Background: an optimization exercise with open tools, aiming at small area. Do not read the settings as production practice. Only simulation tests tie the RTL to the original design; equivalence was not proved. Some runs may be left out. An edit can pass the tests and still lose a function that they never use.

Figure 1. Worst path highlighted (run 1).
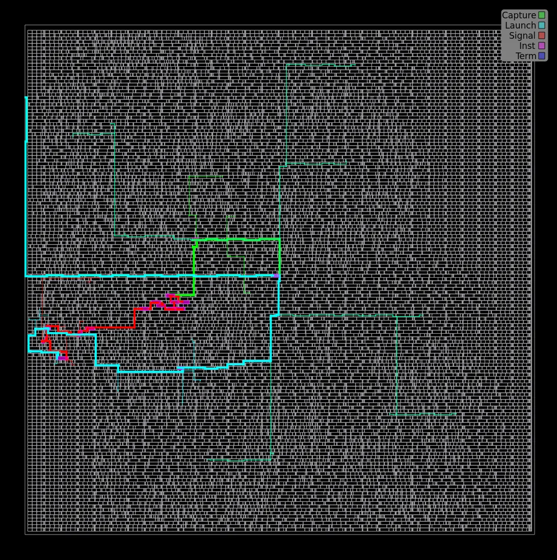
Figure 2. Port wiring (run 1).
Scale: 1.5 px per um.
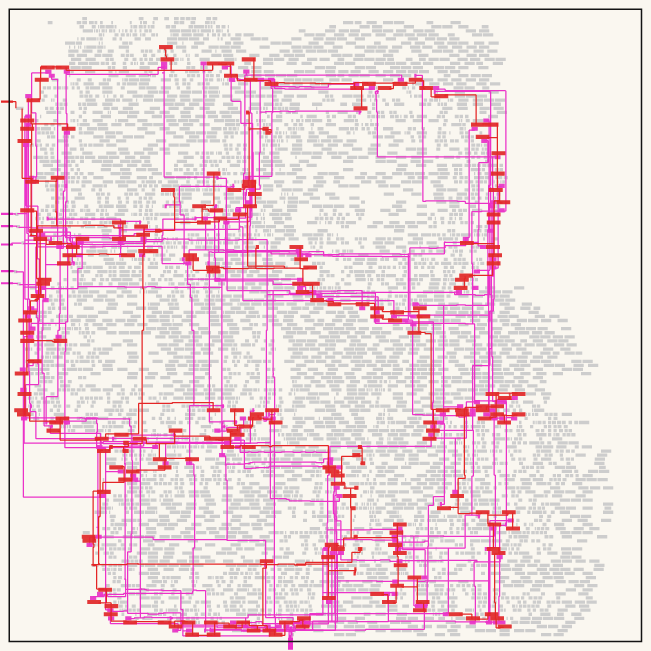
Figure 3. Sizing map (run 1).
Scale: 1.5 px per um.
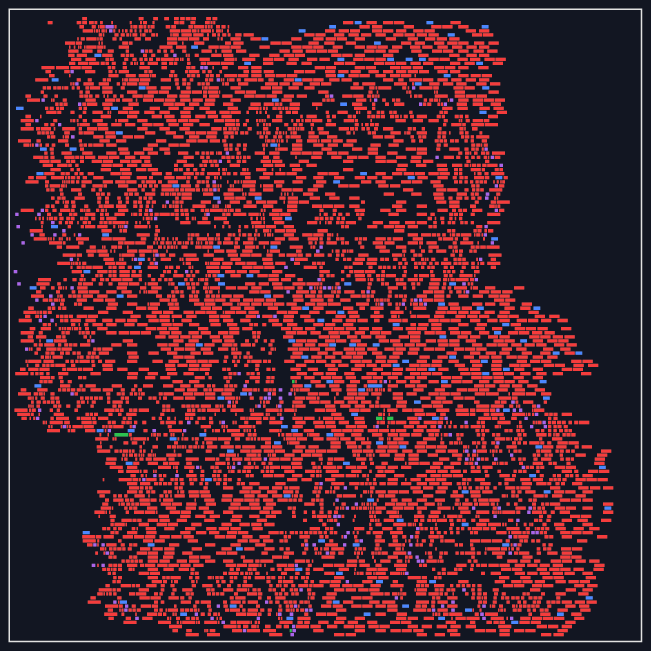
## flow/design.v in outline (module list and top-level ports)
// module convolution: 6038 lines
// module FA: 4 lines
// module BSEL: 3 lines
// module BSEL0: 3 lines
// module HA: 4 lines
module convolution #(parameter BW1=16, BW2=16)
  (input iCLK, iRSTn, iWren,
   input signed [7:0] iX,
   input [7:0] iWeight,
   input [4:0] iADDR,
   output signed [BW2-1:0] oPsum);
  // ...
==> flow/flow/run.sh <==
#!/bin/bash
# The standard layout with two changes:
#  - after the standard synthesis, every combinational cell is swapped for the
#    smallest variant of its kind (same function and pins); the placement and
#    timing repairs later upsize what timing needs;
#  - clock tree synthesis adds no dummy loads and builds the tree from
#    clkbuf_8 cells over small sink clusters.
set -euo pipefail
export CTS_ARGS="-sink_clustering_enable -repair_clock_nets -dont_use_dummy_load -buf_list sky130_fd_sc_hd__clkbuf_8 -sink_clustering_size 14 -sink_clustering_max_diameter 60"
RES="$PWD/orfs/results/$FLOW_PLATFORM/convolution/base"
bash standard.sh synth > flow_synth.log 2>&1
cp "$RES/1_2_yosys.v" "$RES/1_2_yosys.std.v"
python3 flow/downsize.py "$FLOW_HOME/platforms/$FLOW_PLATFORM/lib/sky130_fd_sc_hd__tt_025C_1v80.lib" \
  "$RES/1_2_yosys.std.v" "$RES/1_2_yosys.v" > flow_downsize.log 2>&1
rm -f "$RES/1_synth.odb" "$RES/1_synth.sdc"
bash standard.sh > flow_standard.log 2>&1
==> flow/flow/downsize.py <==
#!/usr/bin/env python3
"""Rewrite a mapped sky130hd netlist so that every combinational cell uses the
smallest-area variant of its kind (same function and pins). Flip-flops, clock
cells and tie cells are left alone. Usage: downsize.py LIB IN.v OUT.v"""
import re, sys
lib, src, dst = sys.argv[1:4]
area, pins, cur = {}, {}, None
for l in open(lib):
    m = re.match(r'\s*cell\s*\(\s*"?(sky130_fd_sc_hd__\w+)"?\s*\)', l)
    if m:
        cur = m.group(1); pins[cur] = []
        continue
    m = re.match(r'\s*area\s*:\s*([\d.]+)', l)
    if m and cur and cur not in area:
        area[cur] = float(m.group(1))
    m = re.match(r'\s*pin\s*\(\s*"?(\w+)"?\s*\)', l)
    if m and cur:
        pins[cur].append(m.group(1))
skip = re.compile(r'__(df|edf|sdf|sedf|dl|clk|conb|tap|fill|decap|diode|probe|lpflow|ebuf|einv|macro|fa_|fah|ha_)')
best = {}
for c in area:
    m = re.match(r'(sky130_fd_sc_hd__\w+?)_(\d+)$', c)
    if not m or skip.search(c):
        continue
    base = m.group(1)
    if base not in best or area[c] < area[best[base]]:
        best[base] = c
t = open(src).read()
n = [0]
def rep(m):
    c = m.group(1)
    mm = re.match(r'(sky130_fd_sc_hd__\w+?)_(\d+)$', c)
    if mm and mm.group(1) in best and not skip.search(c):
        b = best[mm.group(1)]
        if b != c and sorted(pins[b]) == sorted(pins[c]):
            n[0] += 1
            return b + m.group(2)
    return m.group(0)
t = re.sub(r'^(\s*sky130_fd_sc_hd__\w+)(\s)', lambda m: rep(re.match(r'\s*(sky130_fd_sc_hd__\w+)(\s)', m.group(0))) if False else m.group(0), t, flags=re.M)
out = []
for line in t.split('\n'):
    m = re.match(r'^(\s*)(sky130_fd_sc_hd__\w+)(\s.*)$', line)
    if m:
        c = m.group(2)
        mm = re.match(r'(sky130_fd_sc_hd__\w+?)_(\d+)$', c)
        if mm and mm.group(1) in best and not skip.search(c):
            b = best[mm.group(1)]
            if b != c and sorted(pins[b]) == sorted(pins[c]):
                n[0] += 1
                line = m.group(1) + b + m.group(3)
    out.append(line)
open(dst, 'w').write('\n'.join(out))
print(f'downsized {n[0]} cells', file=sys.stderr)
==> flow/standard.sh <==
#!/bin/bash
# synth_recipe.tcl (not shown) runs the flow's synth.tcl, then flattens the netlist and writes it again
# the make line also repeats each setting of config.mk as NAME=value (left out here)
make -C /OpenROAD-flow-scripts/flow DESIGN_CONFIG=/design/flow/config.mk WORK_HOME=/design/flow/orfs CLKGATE_MAP_FILE= SYNTH_SCRIPT=/design/flow/synth_recipe.tcl "${@:-finish}"
==> flow/config.mk <==
export PLATFORM = sky130hd
export DESIGN_NAME = convolution
export DESIGN_NICKNAME = convolution
export VERILOG_FILES = /design/flow/design.v
export SDC_FILE = /design/flow/constraint.sdc
export NUM_CORES = 4
export LEC_CHECK = 0
export CAP_MARGIN = 20
export CORE_MARGIN = 2
export CORE_UTILIZATION = 40
export SLEW_MARGIN = 20
export SYNTH_HIERARCHICAL = 1
==> flow/constraint.sdc <==
create_clock -name core_clock -period 6.0 [get_ports {iCLK}]
set_input_delay 1.2000 -clock core_clock [delete_from_list [all_inputs] [get_ports {iCLK}]]
set_output_delay 1.2000 -clock core_clock [all_outputs]
set_load 0.01 [all_outputs]
==> impl_metrics.toml, run 1 <==
[layout]
mostFrequentLayoutCell = "dfxtp_1"
finish.net_count = 6776
area_growth_pct = 9.88
final_cell_mix = "dfxtp_1, xor2_1, fa_1"
drive_above_1_share_pct = 6.43
fillerInstances = 15800

[clock_tree]
cts_tree = "built"
cts_buffers = 143
clkLatencyLatePin_ps = 930
cts-root-buf = "clkbuf_8"
clkTransAtPathRegs_ps = 80
ctsResizeCount = 2
cts.sinks = 1337
holdBufCountCts = 0
cts_setup_buffers = 0
clk_path_buf_depth = 3

[route]
wl_per_cell_um = 24.6
wl_mm = 197
viasPerCell = 5.25
ant_nets = 0
drc_errors = 0
drt_iter0_drc = 3681
drt-pass1-iter-count = 6
vias = 42100

[sta]
report.final.slew_viol_count = 0
worst_slew_pin_slew_ps = 1010
fin_skew_ps = 104
fin_crit_sh_pct = 95.7
finalSetupViolCount = 0
rsz0062_at_grt = "false"
hold_viol = 0
slew_headroom_pct = 32.2
timing.fmax_mhz = 174

[worst_setup_path]
worst_r2r_path_depth = 13
critPathCaptureType = "flip-flop"
cpPeakStageDelay_ps = 560
worst_ep_required_time_ps = 6720
path_class = "flip-flop to flip-flop"
worstPathCellList = "inv_1 > or3_1 > o21ai_0 > a22oi_1 > xor2_1 > fa_1 > fa_1 > fa_1 > fa_1 > fa_1 > fa_1 > fa_1 > fa_1"
path_depth = 13
cp-start-kind = "flip-flop"
reg2reg_setup_slack_ps = 260
path_buf_inv = 1
arrival_ps = 6460
crit_fanout = 8
cp_top_family = "adder cells"
cpMostUsedCell = "fa_1"

[logic_synthesis]
yosysWarnings = 7
syn_area_um2 = 69400
syn_inst = 5319
syn_area_per_cell_um2 = 13.0

[global_route]
grt_max_degree = 51
antenna_found_initial = 16
grt_overflow_total = 0
grt_usage_pct = 22.9
grt_pass1_wl_mm = 293
grt_pass1_vias = 43700

[die]
start_util_pct = 40.4
die_area_um2 = 177000
core_area_um2 = 172000
die_width_um = 421
row_count = 152

[placement]
place_inst = 7870
dp_hpwl_mm = 153
place.gp.congestion = 0.957
port_buffers = 39

[job]
maxCapViolations = 0

[min_path]
min_path_type = "primary input to asynchronous set/reset pin"

[status]
outcome = "no timing/DRC/antenna violations"
## Picture notes: Figure 1
Final Util: 44.4%
Period minus WS final: 5740 ps
Setup WS post-layout: 257 ps
fin cells: 8026
Final TNS setup: 0 ps

## Picture notes: Figure 2
Key: red = `iRSTn` [bits 1, direction input, edge left, end cells 219, buffers 7, wire 3710 um]; magenta = `iWeight` [bits 8, direction input, edge 5 left, 3 bottom, end cells 200, buffers 9, wire 14000 um]

## Picture notes: Figure 3
Key: red = drive 1 or less [cells 5337, share 94%, most used dfxtp_1]; purple = drive 3 to 4 [cells 217, share 3.8%, most used buf_4]; blue = drive 6 and up [cells 145, share 2.5%, most used clkbuf_8]; green = drive 2 [cells 5, share 0.088%, most used nor4_2]

run 1: cell type report:
type / instances / area (um2) / area share [%]
Antenna cell: 12 / 30.0 / 0.0394
Timing Repair Buffer: 249 / 1970 / 2.58
Multi-Input combinational cell: 3826 / 41100 / 53.9
Clock buffer: 143 / 1970 / 2.58
Inverter: 149 / 559 / 0.733
Tap cell: 2310 / 2890 / 3.79
Sequential cell: 1337 / 27800 / 36.4
run 1: per-layer routing:
| metal | GRT usage (%) | up-vias | part of all wire (%) |
|---|---|---|---|
| met4 | 6.97 | 0 | 2.8 |
| met3 | 6.05 | 260 | 7.8 |
| met2 | 34.2 | 1382 | 45 |
| met5 | 0 | - | 0 |
| met1 | 32.4 | 21500 | 45 |
| li1 | - | 18900 | - |
run 1: metrics by stage:
step / hold WS (ps) / cell area, um2 / utilization, %
detailed placement: 312 / 74200 / 43.2
finish: 228 / 76300 / 44.4
global placement: 310 / 74200 / 43.2
CTS: 133 / 76200 / 44.3
global route: 165 / 76200 / 44.3
floorplan: 310 / 69500 / -
Figure 4. Clock distribution (run 1).
Scale: 1 px per um.
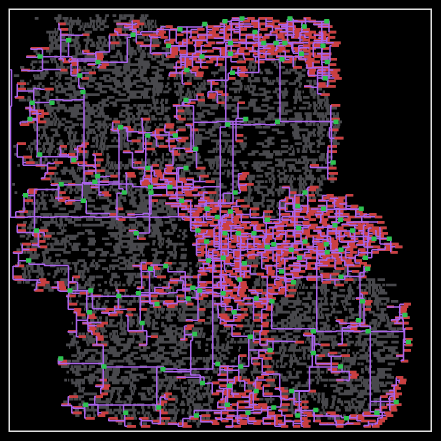

==> run 2, diff against run 1 <==
--- a/flow/config.mk
+++ b/flow/config.mk
@@ -8,5 +8,6 @@
 export CAP_MARGIN = 20
 export CORE_MARGIN = 2
 export CORE_UTILIZATION = 40
+export GPL_TIMING_DRIVEN = 0
 export SLEW_MARGIN = 20
 export SYNTH_HIERARCHICAL = 1
Figure 5. Clock distribution (run 2).
Scale: 1 px per um.
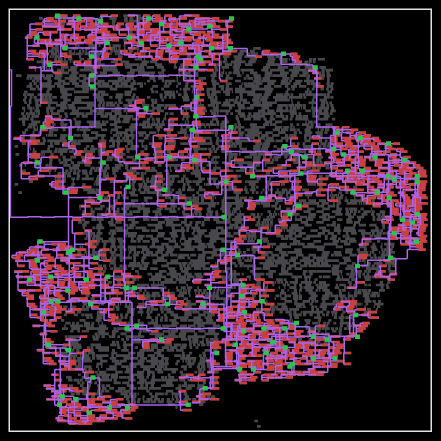
Key: red = flip-flops [count 1337]; green = cells driving clock nets [count 136]; purple = clock wires [length 15100 um]
There are 137 routed clock nets. Position of the flops: all over the die.

Figure 6. Pin placement (run 2).
Scale: 1 px per um. Pins as bars across the die edge, other pins in grey.
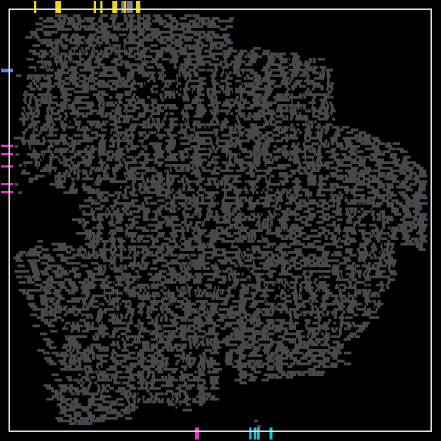
Key: yellow = `oPsum` [pins 16, direction output, edge top]; cyan = `iADDR` [pins 5, direction input, edge bottom]; blue = `iRSTn` [pins 1, direction input, edge left]; magenta = `iWeight` [pins 8, direction input, edge 5 left, 3 bottom]

==> run 2 against run 1 <==
Against the previous run:
- maximum frequency is 2.1% lower
- hold slack got worse by 54 ps
- routed wire length down 6.3%
- non-clock buffer count fell by 156
- critical path type unchanged
- largest cell class unchanged
- area after synthesis did not move
- highest routed layer unchanged
==> impl_metrics.toml, run 2 <==
[min_path]
min_path_type = "primary input to asynchronous set/reset pin"

[worst_setup_path]
crit_fanout = 12
path_depth = 12
critPathCaptureType = "flip-flop"
cpMostUsedCell = "fa_1"
worstPathCellList = "inv_1 > nor2_1 > a22oi_1 > xor2_1 > fa_1 > fa_1 > fa_1 > fa_1 > fa_1 > fa_1 > fa_1 > fa_1"
worst_r2r_path_depth = 12
arrival_ps = 6580
cpPeakStageDelay_ps = 730
reg2reg_setup_slack_ps = 140
cp-start-kind = "flip-flop"
path_buf_inv = 1
cp_top_family = "adder cells"
worst_ep_required_time_ps = 6720
path_class = "flip-flop to flip-flop"
cp_slowest_cell = "dfrtp_1"

[layout]
final_cells = 7866
multi_input_area_share_pct = 54.7
mostFrequentLayoutCell = "dfxtp_1"
num-clock-buffers = 136
inv_count = 149
bufAreaShareNonClock_pct = 1.17
finish.net_count = 6613
multi_input_cells = 3826
fillerInstances = 15900
seq_share_pct = 37.0
multiInputGateArea_um2 = 41100
nNonClkBuffers = 93
numSequentialCells = 1337
antennaDiodeCount = 15
final_cell_mix = "dfxtp_1, xor2_1, fa_1"
seqCellArea_um2 = 27800
area_growth_pct = 8.30
final-clk-cell-share_pct = 2.49
dominant-cell-class = "multi-input combinational cells"
drive_above_1_share_pct = 4.04

[clock_tree]
clkLatencyLatePin_ps = 890
cts.sinks = 1337
clkTransAtPathRegs_ps = 80
clk_path_buf_depth = 3
htreeDepth = 4
cts_tree = "built"
holdBufCountCts = 0
cts-root-buf = "clkbuf_8"
cts_setup_buffers = 0
cts_buffers = 136

[die]
start_util_pct = 40.4
die_width_um = 421
dieHeight_um = 421
taps = 2310
row_count = 152
io_pins = 40
core_area_um2 = 172000
die_area_um2 = 177000

[global_route]
grt_overflow_total = 0
antenna_found_initial = 20
grt_usage_pct = 21.3
grt_pass1_wl_mm = 279
grt_max_degree = 94
grt_pass1_vias = 42900

[sta]
report.final.slew_viol_count = 0
rsz0062_at_grt = "false"
worst_slew_pin_slew_ps = 1140
hold_viol = 0
fin_crit_ps = 5860
slew_headroom_pct = 23.0
finalSetupViolCount = 0
fin_crit_sh_pct = 97.7
timing.fmax_mhz = 171
fin_skew_ps = 99.5
setup_slack_ps = 135

[placement]
pre_cts_ws_ps = -310
dp_hpwl_mm = 146
place_inst = 7714
port_buffers = 36
place.gp.congestion = 0.964

[logic_synthesis]
syn_inst = 5319
yosysWarnings = 7
syn_area_um2 = 69400
syn_area_per_cell_um2 = 13.0

[route]
drc_errors = 0
drt_iter0_drc = 3801
wl_mm = 185
drt-pass1-iter-count = 6
viasPerCell = 5.36
ant_nets = 0
vias = 42200
wl_per_cell_um = 23.5

[status]
outcome = "no timing/DRC/antenna violations"

[job]
maxCapViolations = 0
run 2: routing by layer:
layer / global-route usage [%] / vias up / part of all wire (%)
met2: 32.4 / 1505 / 45
met5: 0 / - / 0
met4: 6.54 / 0 / 3.1
li1: - / 18600 / -
met1: 30.7 / 21800 / 45
met3: 3.93 / 280 / 7.3
run 2: through the flow:
stage	instance area, um2	hold WS [ps]	utilization [%]	setup TNS, ps
6_report	75200	174	43.7	0
4_1_cts	75000	62.3	43.6	0
2_1_floorplan	69500	310	-	0
3_5_place_dp	73100	312	42.5	-6810
3_3_place_gp	72800	309	42.3	-1828230
5_1_grt	75100	99.6	43.7	0
run 2: repair_timing:
action | in CTS | in global routing
pin swaps | 0 | 0
hold endpoints to repair | 0 | 0
endpoints found under the setup margin | 23 | 49
gates resized for setup | 11 | 62
Figure 7. Port wiring (run 2).
Scale: 1.5 px per um.
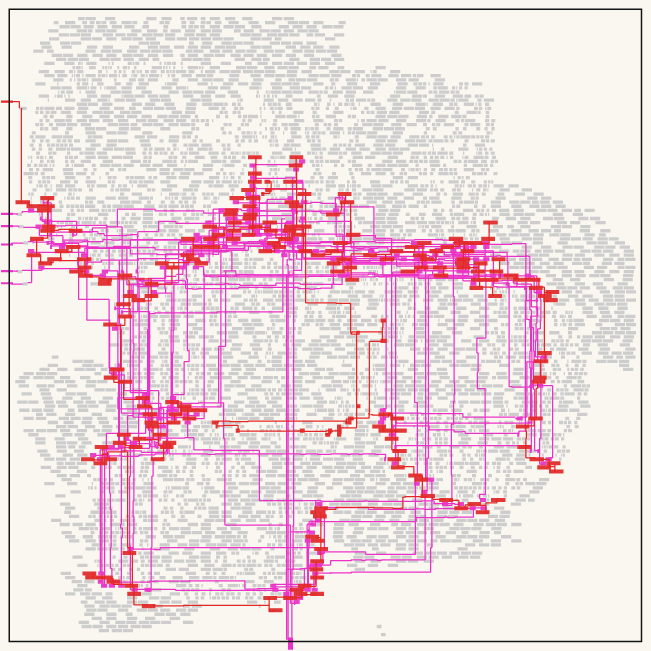

==> run 3, diff against run 2 <==
--- a/flow/flow/run.sh
+++ b/flow/flow/run.sh
@@ -6,7 +6,7 @@
 #  - clock tree synthesis adds no dummy loads and builds the tree from
 #    clkbuf_8 cells over small sink clusters.
 set -euo pipefail
-export CTS_ARGS="-sink_clustering_enable -repair_clock_nets -dont_use_dummy_load -buf_list sky130_fd_sc_hd__clkbuf_8 -sink_clustering_size 14 -sink_clustering_max_diameter 60"
+export CTS_ARGS="-sink_clustering_enable -repair_clock_nets -dont_use_dummy_load -buf_list sky130_fd_sc_hd__clkbuf_8 -sink_clustering_size 16 -sink_clustering_max_diameter 70"
 RES="$PWD/orfs/results/$FLOW_PLATFORM/convolution/base"
 bash standard.sh synth > flow_synth.log 2>&1
 cp "$RES/1_2_yosys.v" "$RES/1_2_yosys.std.v"
--- a/flow/config.mk
+++ b/flow/config.mk
@@ -7,7 +7,7 @@
 export LEC_CHECK = 0
 export CAP_MARGIN = 20
 export CORE_MARGIN = 2
-export CORE_UTILIZATION = 40
+export CORE_UTILIZATION = 50
 export GPL_TIMING_DRIVEN = 0
 export SLEW_MARGIN = 20
 export SYNTH_HIERARCHICAL = 1
Figure 8. Port wiring (run 3).
Scale: 1.5 px per um.
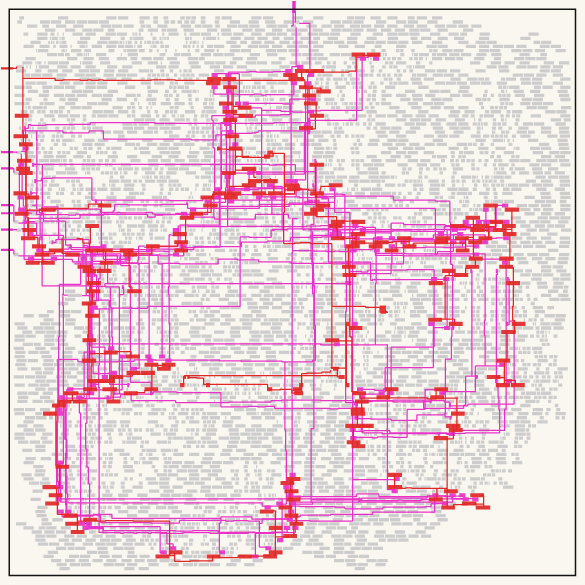
Key: magenta = `iWeight` [bits 8, direction input, edge 6 left, 2 top, end cells 200, buffers 37, wire 14400 um]; red = `iRSTn` [bits 1, direction input, edge left, end cells 219, buffers 5, wire 2960 um]

==> run 3 against run 2 <==
Against the previous run:
- critical path depth unchanged
- still clean on timing, DRC and antenna
- clock skew increased by 10 ps
- clock-buffer cell count decreased by 28
- highest routed layer is now met5
==> impl_metrics.toml, run 3 <==
[worst_setup_path]
crit_fanout = 14
worst_r2r_path_depth = 12
cpPeakStageDelay_ps = 860
cp_top_family = "adder cells"
path_buf_inv = 0
worst_ep_required_time_ps = 6720
path_depth = 12

[layout]
mostFrequentLayoutCell = "dfxtp_1"
final_area_um2 = 74200
finish.net_count = 6589
area_growth_pct = 6.97

[global_route]
grt_max_degree = 86
grt_pass1_wl_mm = 281
grt_usage_pct = 27.1
grt_overflow_total = 0
antenna_found_initial = 18

[placement]
placed_cell_area_um2 = 72600
place_inst = 7203
dp_hpwl_mm = 148
pre_cts_ws_ps = -497
port_buffers = 36

[route]
highest_layer = "met5"
drc_errors = 0
drt-pass1-iter-count = 7
wl_per_cell_um = 25.7
ant_nets = 0
dr_wl_met2_mm = 83.6
viasPerCell = 5.73
drt_iter0_drc = 3901
dr_wl_met3_mm = 14.7
wl_met1_mm = 85.2

[clock_tree]
cts_tree = "built"
cts_buffers = 108
clkTransAtPathRegs_ps = 100
cts-root-buf = "clkbuf_8"
cts_setup_buffers = 0
ctsResizeCount = 21

[die]
dieHeight_um = 377
row_count = 136
die_width_um = 377
die_area_um2 = 142000
start_util_pct = 50.4

[logic_synthesis]
syn_area_per_cell_um2 = 13.0
syn_inst = 5319
syn_area_um2 = 69400
yosysWarnings = 7

[sta]
timing.fmax_mhz = 170
finalSetupTns_ps = 0
worst_slew_pin_slew_ps = 1090
fin_skew_ps = 110
slew_headroom_pct = 26.2
finalSetupViolCount = 0

[status]
outcome = "no timing/DRC/antenna violations"

[job]
maxCapViolations = 0
Figure 9. Worst path highlighted (run 3).
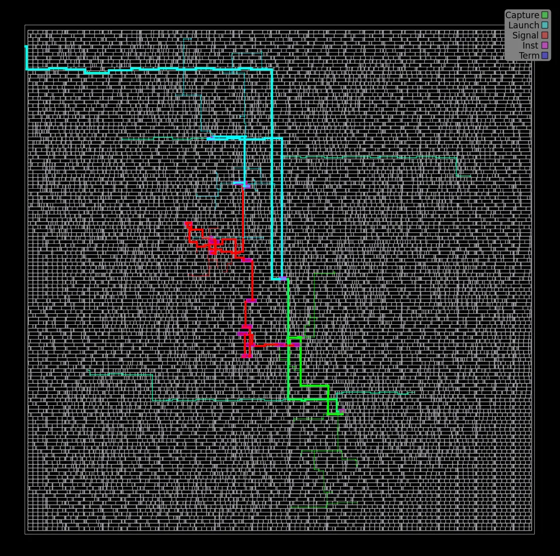
Period minus WS final: 5880 ps
Setup WS post-layout: 115 ps
fin cells: 7320
Final Util: 53.9%

[run 3: changes by cell type in the layout (fill, tap and decap cells not counted), moves of 4 or more]
cell / before / now
clkbuf_8: 136 / 108
o21ai_0: 126 / 114
dfrtp_1: 151 / 143
dfrtp_2: 49 / 56
diode_2: 15 / 9
o21ai_1: 13 / 19
o21ai_2: 2 / 8
nor2_1: 54 / 50
nor2_2: 1 / 5
[run 3: metal layers]
layer / vias to the layer above / GRT usage, %
met5: - / 0
met4: 4 / 6.54
met3: 231 / 5.42
met2: 1453 / 40.3
met1: 21700 / 40.6
li1: 18600 / -
[run 3: area by class of cell]
class / instances / area [um2]
flip-flops and latches: 1337 / 27800
plain buffers: 44 / 188
repair buffers: 53 / 763
multi-input cells: 3826 / 41100
clock buffers: 108 / 1490
inverters: 149 / 559
well taps: 1794 / 2240
diodes: 9 / 22.5
fillers: 11800 / 63400
Figure 10. Clock distribution (run 3).
Scale: 1 px per um.
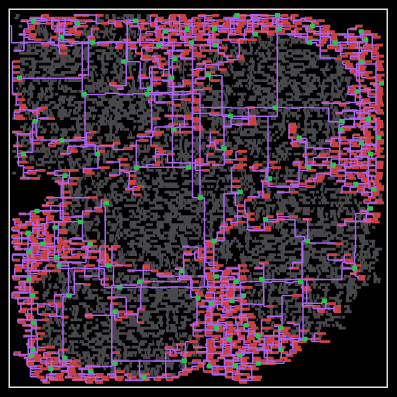

==> run 4, diff against run 3 <==
--- a/flow/config.mk
+++ b/flow/config.mk
@@ -7,7 +7,7 @@
 export LEC_CHECK = 0
 export CAP_MARGIN = 20
 export CORE_MARGIN = 2
-export CORE_UTILIZATION = 50
+export CORE_UTILIZATION = 40
 export GPL_TIMING_DRIVEN = 0
 export SLEW_MARGIN = 20
 export SYNTH_HIERARCHICAL = 1
Figure 11. Clock distribution (run 4).
Scale: 1 px per um.
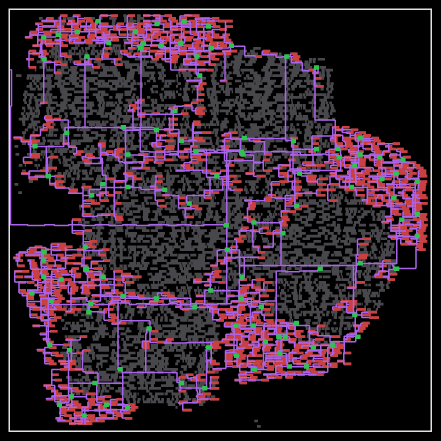
Key: red = flip-flops [count 1337]; purple = clock wires [length 14800 um]; green = cells driving clock nets [count 111]
Position of the flops: all over the die.

==> run 4 against run 3 <==
Against the previous run:
- via count barely moved
- critical path depth rose by 1
- clock skew fell by 4.7 ps
- critical path type unchanged
==> impl_metrics.toml, run 4 <==
[status]
outcome = "no timing/DRC/antenna violations"

[route]
vias = 41900
highest_layer = "met4"
viasPerCell = 5.35
dr_wl_met2_mm = 83.3
wl_per_cell_um = 23.6
drc_errors = 0
dr_wl_met3_mm = 13.1
ant_nets = 0
wl_met1_mm = 82.8
wl_mm = 185
drt_iter0_drc = 3696
drt-pass1-iter-count = 7

[logic_synthesis]
syn_inst = 5319
syn_area_per_cell_um2 = 13.0
yosysWarnings = 7
syn_area_um2 = 69400

[worst_setup_path]
path_depth = 13
path_class = "flip-flop to flip-flop"
path_buf_inv = 1
cp_slowest_cell = "fa_1"
cp_top_family = "adder cells"
cpPeakStageDelay_ps = 640
critPathCaptureType = "flip-flop"
cp-start-kind = "flip-flop"
reg2reg_setup_slack_ps = 140
cpMostUsedCell = "fa_1"
worstPathCellList = "inv_1 > or3_1 > o21ai_1 > a22oi_1 > xor2_1 > fa_1 > fa_1 > fa_1 > fa_1 > fa_1 > fa_1 > fa_1 > fa_1"
worst_r2r_path_depth = 13
crit_fanout = 13
worst_ep_required_time_ps = 6700
arrival_ps = 6570

[clock_tree]
cts-root-buf = "clkbuf_8"
clk_path_buf_depth = 3
clkLatencyLatePin_ps = 870
clkTransAtPathRegs_ps = 110
cts.sinks = 1337
htreeDepth = 3
cts_buffers = 111
cts_tree = "built"

[layout]
finish.net_count = 6588
area_growth_pct = 7.78
drive_above_1_share_pct = 3.57
seqCellArea_um2 = 27800
multiInputGateArea_um2 = 41100
mostFrequentLayoutCell = "dfxtp_1"
final_cell_mix = "dfxtp_1, xor2_1, fa_1"
fillerInstances = 16000
final_cells = 7836

[placement]
place_inst = 7714
place.gp.congestion = 0.964
port_buffers = 36
pre_cts_ws_ps = -310
dp_hpwl_mm = 146

[job]
maxCapViolations = 0

[die]
row_count = 152
die_area_um2 = 177000
core_area_um2 = 172000
start_util_pct = 40.4
io_pins = 40
die_width_um = 421
dieHeight_um = 421

[sta]
hold_viol = 0
report.final.slew_viol_count = 0
finalSetupViolCount = 0
setup_slack_ps = 137
fin_crit_sh_pct = 97.7
rsz0062_at_grt = "false"
fin_skew_ps = 105
timing.fmax_mhz = 171
fin_crit_ps = 5860
worst_slew_pin_slew_ps = 1110
slew_headroom_pct = 25.3

[min_path]
min_path_type = "primary input to asynchronous set/reset pin"

[global_route]
grt_max_degree = 94
antenna_found_initial = 19
grt_pass1_vias = 42800
grt_pass1_wl_mm = 278
grt_overflow_total = 0
grt_usage_pct = 21.2
Figure 12. Pin placement (run 4).
Scale: 1 px per um. Pins as bars across the die edge, other pins in grey.
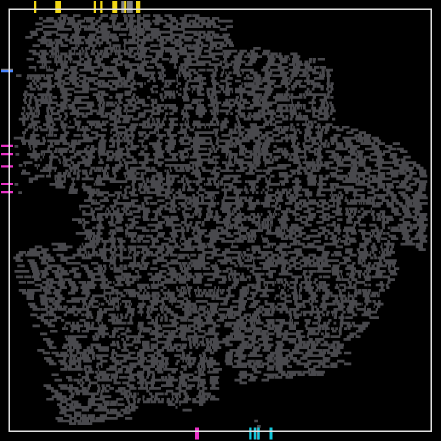
Key: yellow = `oPsum` [pins 16, direction output, edge top]; blue = `iRSTn` [pins 1, direction input, edge left]; magenta = `iWeight` [pins 8, direction input, edge 5 left, 3 bottom]; cyan = `iADDR` [pins 5, direction input, edge bottom]

run 4: final cells by class:
class / count / share of cell area, %
buffer: 44 / 0.248
tap: 2310 / 3.86
inverter: 149 / 0.748
clock buffer: 111 / 2.04
multi-input combinational: 3826 / 54.9
sequential: 1337 / 37.2
timing repair buffer: 49 / 0.927
antenna: 10 / 0.0335
run 4: per-layer routing:
layer | up-vias | global-route usage [%]
met5 | - | 0
met4 | 0 | 6.38
met1 | 21600 | 30.7
met2 | 1456 | 32.4
met3 | 243 | 3.66
li1 | 18600 | -
run 4: timing repair:
| item | CTS | global route |
|---|---|---|
| setup buffers | 0 | 0 |
| resized for setup | 10 | 65 |
| endpoints found under the setup margin | 24 | 47 |
| hold buffers | 0 | 0 |
| hold endpoints to repair | 0 | 0 |
run 4: through the flow:
step	util, %	hold WS, ps	cell area (um2)	TNS [ps]
2_1_floorplan	-	310	69500	0
3_3_place_gp	42.3	309	72800	-1828230
3_5_place_dp	42.5	312	73100	-6810
4_1_cts	43.4	124	74700	0
5_1_grt	43.5	162	74800	0
6_report	43.5	212	74800	0
Figure 13. Port wiring (run 4).
Scale: 1.5 px per um.
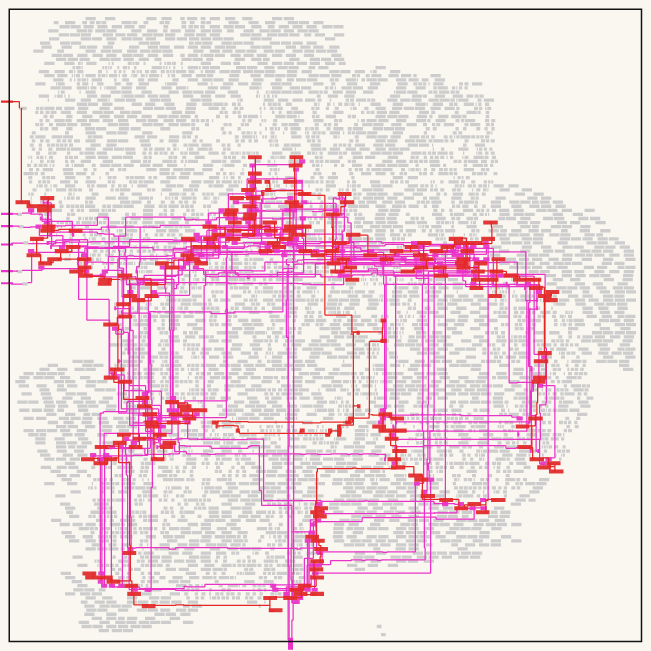

## Run 5: large edit since run 4, in outline
flow/design.v: 6052 -> 6044 lines; modules unchanged: 4
  convolution: edited, 6038 -> 6030 lines
Figure 14. Port wiring (run 5).
Scale: 1.5 px per um.
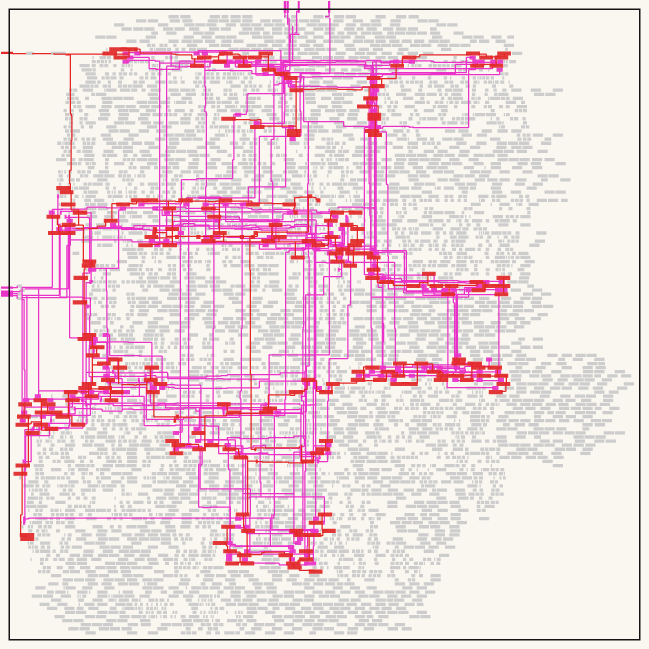
Key: magenta = `iWeight` [bits 8, direction input, edge 4 left, 4 top, end cells 200, buffers 26, wire 15000 um]; red = `iRSTn` [bits 1, direction input, edge left, end cells 215, buffers 5, wire 2690 um]

Figure 15. Worst path highlighted (run 5).
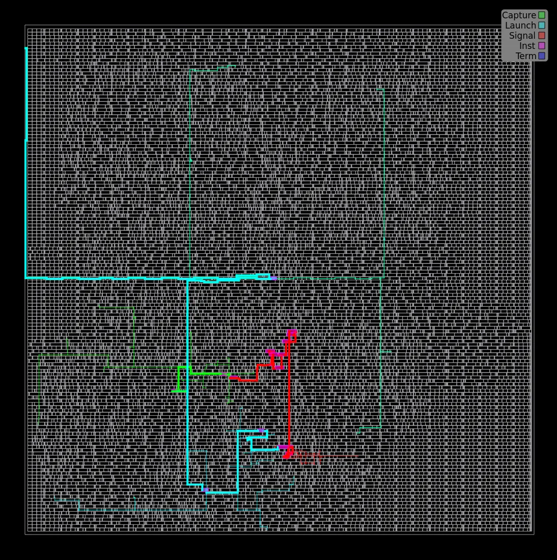
Setup WS post-layout: 121 ps
Period minus WS final: 5880 ps
fin cells: 7789
Final Util: 43.3%

==> run 5 against run 4 <==
Against the previous run:
- via count shrank 0.63%
- hold slack lost 39 ps
- sequential share of layout area grew 0.073 points
- area after synthesis shrank 0.58%
- clock skew grew 15 ps
==> impl_metrics.toml, run 5 <==
[global_route]
grt_pass1_vias = 41700
grt_max_degree = 75
grt_usage_pct = 21.9
antenna_found_initial = 23
grt_overflow_total = 0
grt_pass1_wl_mm = 281

[min_path]
min_path_type = "primary input to asynchronous set/reset pin"

[sta]
fin_crit_sh_pct = 98.0
slew_headroom_pct = 25.1
worst_slew_pin_slew_ps = 1110
hold_viol = 0
finalSetupViolCount = 0
holdWs_ps = 173
report.final.slew_viol_count = 0
finalSetupTns_ps = 0
fin_skew_ps = 120
rsz0062_at_grt = "false"
timing.fmax_mhz = 170

[die]
core_area_um2 = 172000
row_count = 152
io_pins = 40
start_util_pct = 40.2
die_area_um2 = 176000
die_width_um = 419
dieHeight_um = 419

[layout]
finish.net_count = 6541
final_area_um2 = 74300
drive_above_1_share_pct = 4.07
final_cell_mix = "dfxtp_1, xor2_1, fa_1"
mostFrequentLayoutCell = "dfxtp_1"
fillerInstances = 15900
area_growth_pct = 7.70

[worst_setup_path]
path_class = "flip-flop to flip-flop"
worst_ep_required_time_ps = 6760
critPathCaptureType = "flip-flop"
path_buf_inv = 1
cp-start-kind = "flip-flop"
cpPeakStageDelay_ps = 630
reg2reg_setup_slack_ps = 120
arrival_ps = 6640
cp_slowest_cell = "dfrtp_1"
worst_r2r_path_depth = 13
path_depth = 13
cp_top_family = "adder cells"
worstPathCellList = "inv_1 > or3_1 > o21ai_0 > a22oi_1 > xor2_1 > fa_1 > fa_1 > fa_1 > fa_1 > fa_1 > fa_1 > fa_1 > xor2_1"
crit_fanout = 10
cpMostUsedCell = "fa_1"

[clock_tree]
cts_buffers = 110
clkTransAtPathRegs_ps = 110
holdBufCountCts = 0
clk_path_buf_depth = 3
cts_setup_buffers = 0
cts.sinks = 1330
cts_tree = "built"
clkLatencyLatePin_ps = 890
cts-root-buf = "clkbuf_8"
htreeDepth = 3
ctsResizeCount = 22

[status]
outcome = "no timing/DRC/antenna violations"

[placement]
port_buffers = 36
place.gp.congestion = 0.953
dp_hpwl_mm = 149
placed_cell_area_um2 = 72500
place_inst = 7669
pre_cts_ws_ps = -855

[route]
vias = 41700
drc_errors = 0
wl_per_cell_um = 24.4
drt-pass1-iter-count = 6
viasPerCell = 5.35
ant_nets = 0
drt_iter0_drc = 3989
wl_mm = 190

[logic_synthesis]
syn_inst = 5287
syn_area_um2 = 69000
yosysWarnings = 7
syn_area_per_cell_um2 = 13.0

[job]
maxCapViolations = 0
run 5: cell count changes in the layout (fill, tap and decap cells not counted), sizes merged, moves of 7 or more:
cell / previous run / this run
ha: 89 / 82
xnor2: 31 / 22
nor2: 55 / 65
a21oi: 70 / 17
nand2: 255 / 245
dfxtp: 1137 / 1130
o21ai: 141 / 200
a31oi: 17 / 2
run 5: layout make-up:
class / count / area, um2 / area share, %
flip-flops and latches: 1330 / 27700 / 37.3
clock buffers: 110 / 1510 / 2.04
well taps: 2310 / 2890 / 3.89
plain buffers: 45 / 195 / 0.263
repair buffers: 47 / 528 / 0.711
inverters: 156 / 589 / 0.793
multi-input cells: 3787 / 40900 / 55.0
diodes: 4 / 10.0 / 0.0135
run 5: per-layer routing:
metal	vias up	routed length (um)	track usage, %
li1	18400	-	-
met1	21600	87900	33.1
met2	1429	84200	32.5
met3	232	12000	2.66
met4	4	5650	6.97
met5	-	26	0

## afterwards: timing with drivers on the ports
The results above use ideal ports. As a check the final layouts listed here were re-extracted and re-timed, cells and wires unchanged. Step 1, drivers: a clkbuf_16 drives iCLK and a buf_2 each remaining input, both assumed. Step 2 moves the port delays by t, midway between the first and last clock arrival at a register: inputs arrive t later, outputs are due t later. That takes back most of the time a late clock gives input paths. a / b / c = ideal / step 1 / step 2; a / b = the first two.
run	t, ns	setup slack, ns	cell pins on the clock port's net
run 1	0.918	0.257 / 0.250 / 0.257	1
run 2	0.906	0.135 / 0.135 / -0.360	1
run 3	0.900	0.115 / 0.115 / -0.520	1
run 4	0.893	0.137 / 0.137 / -0.335	1
run 5	0.911	0.121 / 0.121 / -0.606	1
Met with ideal ports but missed after step 2: setup timing in run 2, run 3, run 4 and run 5. The setup slack of run 5, which loses most, moves by 0.000 ns with the drivers and by -0.727 ns with both steps.
